This is an optimization exercise on Yosys and OpenROAD, whose aim is small area, a short achievable clock period and few clock cycles per item, not a production implementation.
The RTL was checked by simulation tests, not by an equivalence proof against the original design.

Figure 1. Power grid.
Pins as bars on the die edge. Tap cells in gray.
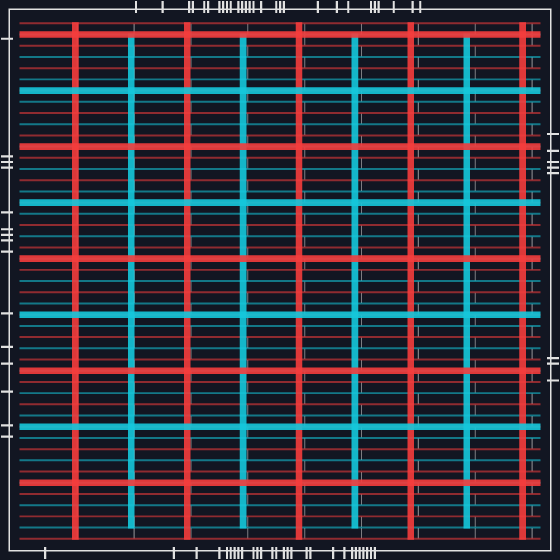
Figure 2. Cells colored by class.
Bar = 50 um. Fill, decap, tap and diode cells in gray.
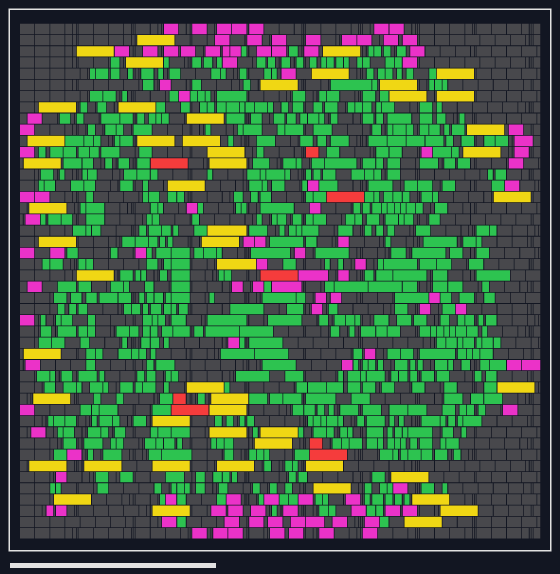
Figure 3. Routed clock nets over the placement.
Bar = 50 um.
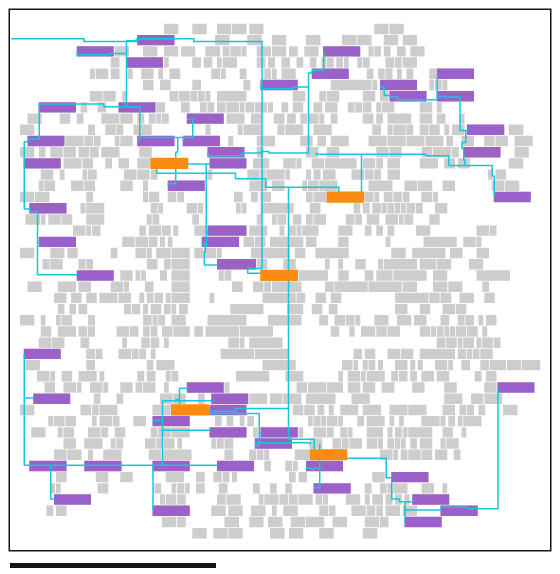
Figure 4. Routed metal, one color a layer.
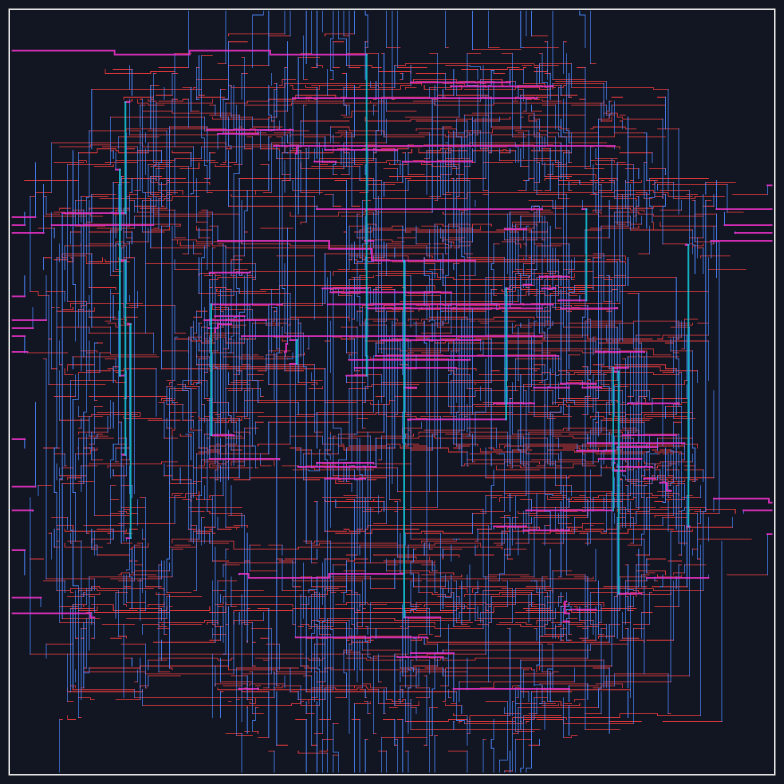
==> design.v <==
module  ALU #(parameter FIXED_POINT =16)
(
input   wire      [FIXED_POINT-1:0]    OPERAND_A  ,
input   wire      [FIXED_POINT-1:0]    OPERAND_B  ,
input   wire                           ADD_SUB    ,
output  reg      [FIXED_POINT-1:0]    ALU_OUT  
);
always @(*)
begin
  if(ADD_SUB)
    ALU_OUT=OPERAND_A-OPERAND_B;
  else
    ALU_OUT=OPERAND_A+OPERAND_B;
end
endmodule
module  mux # (parameter FIXED_POINT=16)
  (
    input     wire          [FIXED_POINT-1:0]     in1       ,
    input     wire          [FIXED_POINT-1:0]     in2       ,
    input     wire                                selection ,
    output    wire           [FIXED_POINT-1:0]     output_mux
  );
  assign output_mux = selection?  in2:in1;
endmodule
module  Register  #(parameter FIXED_POINT =16  )
  (
  input     wire                      clk           ,
  input     wire                      rst           ,
  input     wire  [FIXED_POINT-1:0]   input_data    ,
  input     wire                      enable        ,
  output    reg   [FIXED_POINT-1:0]   output_data             
  );
  always@(posedge clk or negedge rst)
  begin
    if(!rst)
      begin
        output_data <=  'b0;
      end
    else
      begin
        if(enable)
        output_data <=  input_data; 
        else
          output_data <=  output_data;
      end
  end
endmodule
module  Shift_Reg #(parameter FIXED_POINT =16)
  (
  input     wire  signed  [FIXED_POINT-1:0]    input_data ,
  input     wire    [3:0]                shift_value,
  output    wire    [FIXED_POINT-1:0]      output_shift
  );
  assign  output_shift  = (input_data >>> shift_value);
endmodule
module  atan  #(parameter FIXED_POINT  =17 , 
                          DEPTH_ITERATION =15)
(
 input      wire     [3:0]               address ,         
 output     wire     [FIXED_POINT-1:0]   output_rom
);
  wire [FIXED_POINT-1:0] Arc_Tan_Table [DEPTH_ITERATION-1:0];
    assign     Arc_Tan_Table[0] = 'b01100100100010000;   
    assign     Arc_Tan_Table[1] = 'b00111011010110010;
    assign     Arc_Tan_Table[2] = 'b00011111010110111;
    assign     Arc_Tan_Table[3] = 'b00001111111010110;
    assign     Arc_Tan_Table[4] = 'b00000111111111011;
    assign     Arc_Tan_Table[5] = 'b00000011111111111;
    assign     Arc_Tan_Table[6] = 'b00000010000000000;
    assign     Arc_Tan_Table[7] = 'b00000001000000000;
    assign     Arc_Tan_Table[8] = 'b00000000100000000;
    assign     Arc_Tan_Table[9] = 'b00000000010000000;
    assign     Arc_Tan_Table[10] = 'b00000000001000000;
    assign     Arc_Tan_Table[11] = 'b00000000000100000;
    assign     Arc_Tan_Table[12] = 'b00000000000010000;
    assign     Arc_Tan_Table[13] = 'b00000000000001000;
    assign     Arc_Tan_Table[14] = 'b00000000000000100;
    assign  output_rom  = Arc_Tan_Table [address]; 
endmodule
module  Cordic  #(parameter FIXED_POINT =14)
(
input             wire                        clk         ,
input             wire                        rst         ,
input       wire signed   [16:0]   theta_rad   ,
input       wire signed   [FIXED_POINT-1:0]   data_in_x   ,
input       wire signed   [FIXED_POINT-1:0]   data_in_y   ,
input             wire                        enable_in   ,
input             wire                        load_data   ,
input             wire    [3:0]               Shift_value ,
output      wire signed   [FIXED_POINT-1:0]   data_out_x  ,
output      wire signed   [FIXED_POINT-1:0]   data_out_y  
);
  wire signed  [16:0]   z;
  wire  signed [16:0]             tan_internal;
  wire  signed [16:0]             tan_alu;
  wire  signed [16:0]             tan_reg;
  wire  signed [FIXED_POINT-1:0]  x_internal;
  wire  signed [FIXED_POINT-1:0]  x_outreg;
  wire  signed [FIXED_POINT-1:0]  x_outshift;
  wire  signed [FIXED_POINT-1:0]  y_internal;   
  wire  signed [FIXED_POINT-1:0]  y_outreg;  
  wire  signed [FIXED_POINT-1:0]  y_outshift;  
atan  #(.FIXED_POINT(17) ,.DEPTH_ITERATION (15))  U0_atan
(
 .address(Shift_value),         
 .output_rom(z)
);
mux # ( .FIXED_POINT(17))  U0_MUX_tan
  (
    .in1       (theta_rad),
    .in2       (tan_alu),
    .selection (load_data),
    .output_mux (tan_internal)
  );
  Register  #( .FIXED_POINT(17)) U0_REG_tan
  (
  .clk         (clk)  ,
  .rst         (rst)  ,
  .input_data  (tan_internal)  ,
  .enable (enable_in),
  .output_data (tan_reg)            
  );
  ALU #(.FIXED_POINT (17)) U0_ALU_tan
(
.OPERAND_A  (tan_reg),
.OPERAND_B  (z),
.ADD_SUB    (~tan_reg[16]),
.ALU_OUT    (tan_alu)
);
mux # ( .FIXED_POINT(FIXED_POINT))  U0_MUX_X
(
  .in1       (data_in_x),
  .in2       (data_out_x),
  .selection (load_data),
  .output_mux (x_internal)
);
Register  #( .FIXED_POINT(FIXED_POINT)) U0_REG_X
(
  .clk         (clk)  ,
  .rst         (rst)  ,
  .input_data  (x_internal)  ,
  .enable (enable_in),
  .output_data (x_outreg)            
);  
Shift_Reg #(.FIXED_POINT (FIXED_POINT)) U0_ShiftReg_x
(
  .input_data (x_outreg),
  .shift_value(Shift_value),
  .output_shift(x_outshift)
);
ALU #(.FIXED_POINT (FIXED_POINT)) U0_ALU_X
(
  .OPERAND_A  (x_outreg),
  .OPERAND_B  (y_outshift),
  .ADD_SUB    (~tan_reg[16]),
  .ALU_OUT    (data_out_x)
);
  mux # ( .FIXED_POINT(FIXED_POINT))  U0_MUX_y
  (
    .in1       (data_in_y),
    .in2       (data_out_y),
    .selection (load_data),
    .output_mux (y_internal)
  );
Register  #( .FIXED_POINT(FIXED_POINT)) U0_REG_y
  (
  .clk         (clk)  ,
  .rst         (rst)  ,
  .input_data  (y_internal)  ,
  .enable (enable_in),
  .output_data (y_outreg)            
  );
  Shift_Reg #(.FIXED_POINT (FIXED_POINT)) U0_ShiftReg_y
  (
  .input_data (y_outreg),
  .shift_value(Shift_value),
  .output_shift(y_outshift)
  );
  ALU #(.FIXED_POINT (FIXED_POINT)) U0_ALU_y
(
.OPERAND_A  (y_outreg),
.OPERAND_B  (x_outshift),
.ADD_SUB    (tan_reg[16]),
.ALU_OUT    (data_out_y)
);
endmodule
module cordic_rotator (
  input  wire               clk,
  input  wire               rst_n,
  input  wire               in_valid,
  output wire               in_ready,
  input  wire signed [13:0] in_x,
  input  wire signed [13:0] in_y,
  input  wire signed [16:0] in_theta,
  output wire               out_valid,
  input  wire               out_ready,
  output wire signed [13:0] out_x,
  output wire signed [13:0] out_y
);
  localparam [1:0] S_IDLE = 2'd0,
                   S_ITER = 2'd1,
                   S_OUT  = 2'd2;
  reg [1:0] state;
  reg [3:0] cnt;
  wire load_data = (state != S_IDLE);
  wire enable_in = (state == S_IDLE) ? in_valid :
                   (state == S_ITER);
  always @(posedge clk or negedge rst_n)
  begin
    if (!rst_n)
      begin
        state <= S_IDLE;
        cnt   <= 4'd0;
      end
    else
      begin
        case (state)
          S_IDLE:
            if (in_valid)
              begin
                state <= S_ITER;
                cnt   <= 4'd0;
              end
          S_ITER:
            begin
              cnt <= cnt + 4'd1;
              if (cnt == 4'd13)
                state <= S_OUT;
            end
          S_OUT:
            if (out_ready)
              begin
                state <= S_IDLE;
                cnt   <= 4'd0;
              end
          default:
            state <= S_IDLE;
        endcase
      end
  end
  assign in_ready  = (state == S_IDLE);
  assign out_valid = (state == S_OUT);
  Cordic #(.FIXED_POINT(14)) U0_Cordic
  (
    .clk         (clk),
    .rst         (rst_n),
    .theta_rad   (in_theta),
    .data_in_x   (in_x),
    .data_in_y   (in_y),
    .enable_in   (enable_in),
    .load_data   (load_data),
    .Shift_value (cnt),
    .data_out_x  (out_x),
    .data_out_y  (out_y)
  );
endmodule
==> run.sh <==
#!/bin/bash
# synth_recipe.tcl (not shown) runs the flow's synth.tcl, then flattens the netlist and writes it again
# the make line also repeats each setting of config.mk as NAME=value (left out here)
make -C /OpenROAD-flow-scripts/flow DESIGN_CONFIG=/design/flow/config.mk WORK_HOME=/design/flow/orfs CLKGATE_MAP_FILE= SYNTH_SCRIPT=/design/flow/synth_recipe.tcl finish
==> config.mk <==
export PLATFORM = sky130hd
export DESIGN_NAME = cordic_rotator
export DESIGN_NICKNAME = cordic_rotator
export VERILOG_FILES = /design/flow/design.v
export SDC_FILE = /design/flow/constraint.sdc
export NUM_CORES = 4
export LEC_CHECK = 0
export CAP_MARGIN = 20
export CORE_MARGIN = 2
export CORE_UTILIZATION = 40
export PLACE_DENSITY = 0.6
export SLEW_MARGIN = 20
==> constraint.sdc <==
create_clock -name core_clock -period 6.5 [get_ports {clk}]
set_input_delay 1.3000 -clock core_clock [delete_from_list [all_inputs] [get_ports {clk}]]
set_output_delay 1.3000 -clock core_clock [all_outputs]
set_load 0.01 [all_outputs]
==> results by group <==
Clock tree
  – Clock slew at reported path FFs: 0.08 ns
  – Number of H-tree levels: 2
  – Clock root buffer: clkbuf_16
  – Clock Sinks: 51

Timing
  – Setup_tns: 0 ns
  – Hold slack final: 0.5028 ns
  – Slew headroom: 0.4583
  – Min Clock Period, post-route: 6.329 ns
  – Finish-stage setup viols: 0
  – RSZ-0062 raised after global routing: no
  – Worst Tran Pin Value: 0.7921 ns

Place
  – DP HPWL: approximately 16 mm
  – IO buf count: 78
  – RD Place Congestion: 0.9651

Worst setup path
  – Endpoint class of the critical path: output pin
  – Data arrival, critical path: slightly above 5 ns
  – Crit path from: cnt[0]$_DFFE_PN0P_
  – Critical Path RT: 5.20 ns
  – Critical path class: reg2out
  – CP bufs+invs: 2

Detailed routing
  – Drt total wl: 20.90 mm
  – 1st-pass router iterations: 5
  – Via count: 6397
  – 1st-iter DRT viols: 481

Floorplanning
  – Core area: 0.01583 mm2
  – Die W: between 100 and 150 um
  – DIE AREA: 0.01718 mm2
  – Row count: 46
  – Initial Utilization: 0.4081

Synth
  – Syn Std Cell Area: 0.006460 mm2
  – Synthesized Nets: 889
  – Most used DFF post-synth: dfrtp_1
  – Post-synth cell types: ~70

Run
  – Max Cap Violations: 0

Finish
  – N_diodes: 0
  – Layout cell share with drive strength beyond 1: 0.1068

Global routing
  – First-pass GRT wire length: 32.93 mm
  – Vias in the first global route: 6301

Hold path
  – Hold Path Cell Cnt: 2

Status
  – Status: timing/DRC/antenna clean
Testbench counts, summed over its fixed seeds: cycles 25,600, items 1,600.
-- Figure 1 (at the start) --
| color | net |
|---|---|
| red | VSS |
| cyan | VDD |
rows: 46
met4 straps: 9
met1 rails: 47

-- Figure 2 (at the start) --
| color | class | cells | share of their area |
|---|---|---|---|
| red | clock drivers and dummy loads | 8 | 2.0% |
| magenta | remaining buffers and delay cells | 109 | 14% |
| yellow | registers | 51 | 17% |
| green | remaining logic cells | 684 | 67% |

-- Figure 3 (at the start) --
[purple] flip-flops | count: 51
[orange] clock-net drivers | count: 5
[cyan] clock wires | length: 956 um
flops lie: spread over the die
routed clock nets: 6

-- Figure 4 (at the start) --
| color | layer | wire length |
|---|---|---|
| red | M1 | 9090 um |
| blue | M2 | 10300 um |
| cyan | M4 | 416 um |
| magenta | M3 | 1100 um |

==> final timing paths <==
check,to,slack (ns)
setup / recovery,out_y[13],0.17
hold / removal,U0_Cordic.U0_REG_tan.output_data[0]$_DFFE_PN0P_,0.50
setup reg to reg,U0_Cordic.U0_REG_tan.output_data[14]$_DFFE_PN0P_,1.36
hold reg to reg,U0_Cordic.U0_REG_tan.output_data[0]$_DFFE_PN0P_,0.50
max in group asynchronous,cnt[0]$_DFFE_PN0P_,4.86
min in group asynchronous,U0_Cordic.U0_REG_tan.output_data[4]$_DFFE_PN0P_,1.12
==> layer usage <==
metal  vias to the layer above  global-route usage  wire length (um)  part of all wire
li1                       3038                   -                 -                 -
met4                         0             0.07384               416             0.020
met3                        29             0.03734              1103             0.053
met2                       187              0.4279             10290              0.49
met1                      3143              0.3231              9088              0.43
met5                         -                   0                 0                 0
==> cell type report <==
cell class / instances / area [um2]
multi-input combinational: 652 / 4906
clock inverter: 3 / 26.28
inverter: 32 / 120.1
fill: 1533 / 8065
timing repair buffer: 109 / 1036
clock buffer: 5 / 125.1
sequential: 51 / 1279
tap: 216 / 270.3
==> placed cells by master, fill, tap and decap left out, types with 12 or more instances in the layout <==
| cell | instances |
|---|---|
| clkdlybuf4s50_1 | 73 |
| a21oi_1 | 71 |
| nand2_1 | 63 |
| nor2_1 | 60 |
| o21ai_0 | 55 |
| ha_1 | 51 |
| dfrtp_1 | 49 |
| xnor2_1 | 48 |
| inv_1 | 30 |
| buf_4 | 29 |
| xor2_1 | 26 |
| a31oi_1 | 24 |
| mux4_2 | 21 |
| and3_1 | 21 |
| a21o_1 | 14 |
| mux2i_1 | 12 |
==> flip-flops by register name (all words and copies together) (netlist names) <==
name                              count
U0_Cordic.U0_REG_X.output_data       14
U0_Cordic.U0_REG_tan.output_data     17
U0_Cordic.U0_REG_y.output_data       14
cnt                                   4
state                                 2
==> stage by stage <==
stage / instances / utilization / worst slack, ns / cell area (um2)
final: 1068 / 0.4904 / 0.1709 / 7762
after global routing: 1068 / 0.4904 / 0.001451 / 7762
after CTS: 1062 / 0.4836 / 0.00003331 / 7655
after detailed placement: 1054 / 0.4739 / 0.2675 / 7501
after global placement: 1054 / 0.4738 / 0.3870 / 7498
after floorplan: 786 / - / 1.101 / 6460
==> cell usage after synthesis (9+ instances only) <==
cell      number  area [um2]
ha_1          51       638.1
nand2_1       63       236.5
a21oi_1       71       355.3
and2_1        11       68.82
nand3_1       10       50.05
dfrtp_1       51        1276
mux2i_1       12       120.1
a22oi_1       11       82.58
inv_1         30       112.6
o21a_1        11       82.58
xnor2_1       48       420.4
xor2_1        26       227.7
nor2_1        62       232.7
nor2b_1        9       56.30
a31oi_1       24       150.1
nor3_1        11       55.05
clkbuf_1      36       135.1
mux4_2        21       473.0
o21ai_0       55       275.3
and3_1        21       131.4
a21o_1        14       105.1
o22a_1        11       96.34
==> logic make-up after synthesis <==
group | synth area share
XOR/XNOR | 0.1003
multiplexers | 0.1069
adder cells (fa/ha/maj) | 0.1081
AO/OA/AOI/OAI | 0.2698
flip-flops | 0.1976
buffers and inverters | 0.05191
AND/OR/NAND/NOR | 0.1654
==> repair_timing <==
action	CTS	global route
gates resized for setup	2	11
gates cloned	0	0
endpoints found under the setup margin	4	8
hold buffers	0	0
hold endpoints to repair	0	0
setup buffers	0	6
pin swaps	0	1
==> worst reg2reg max path: cells and delay by family, from the launching register on <==
kind | cells | cell delay (ns)
AOI/OAI and AO/OA | 7 | 2.13
and+or+nand+nor | 6 | 1.14
adders and majority gates | 2 | 0.63
DFF | 1 | 0.46
buffers and inverters | 2 | 0.32
xor gates and xnor gates | 2 | 0.31

port drivers added, routing unchanged:
In the flow no input, the clock included, has a driving cell. The finished layout below was timed again as built, in two steps.
Step 1 assumes that a clkbuf_16 drives the clock port and a buf_2 every other input.
Step 2 times the ports against the registers' clock, not the clock port: input delays grow and output delays shrink by t, the midpoint of the rising clock arrivals with the driver on.
Slacks: ideal / step 1 / step 2; pairs: ideal / step 1.
shift t [ns]: 0.353
setup WS [ns]: 0.171 / 0.126 / 0.479
worst setup path after step 2: register to output
slew at the worst register clock pin (ns): 0.08 / 0.08
After both steps setup and hold are still met in this run. For this run, drivers alone change the setup slack by -0.045 ns; drivers and shift together by +0.308 ns.
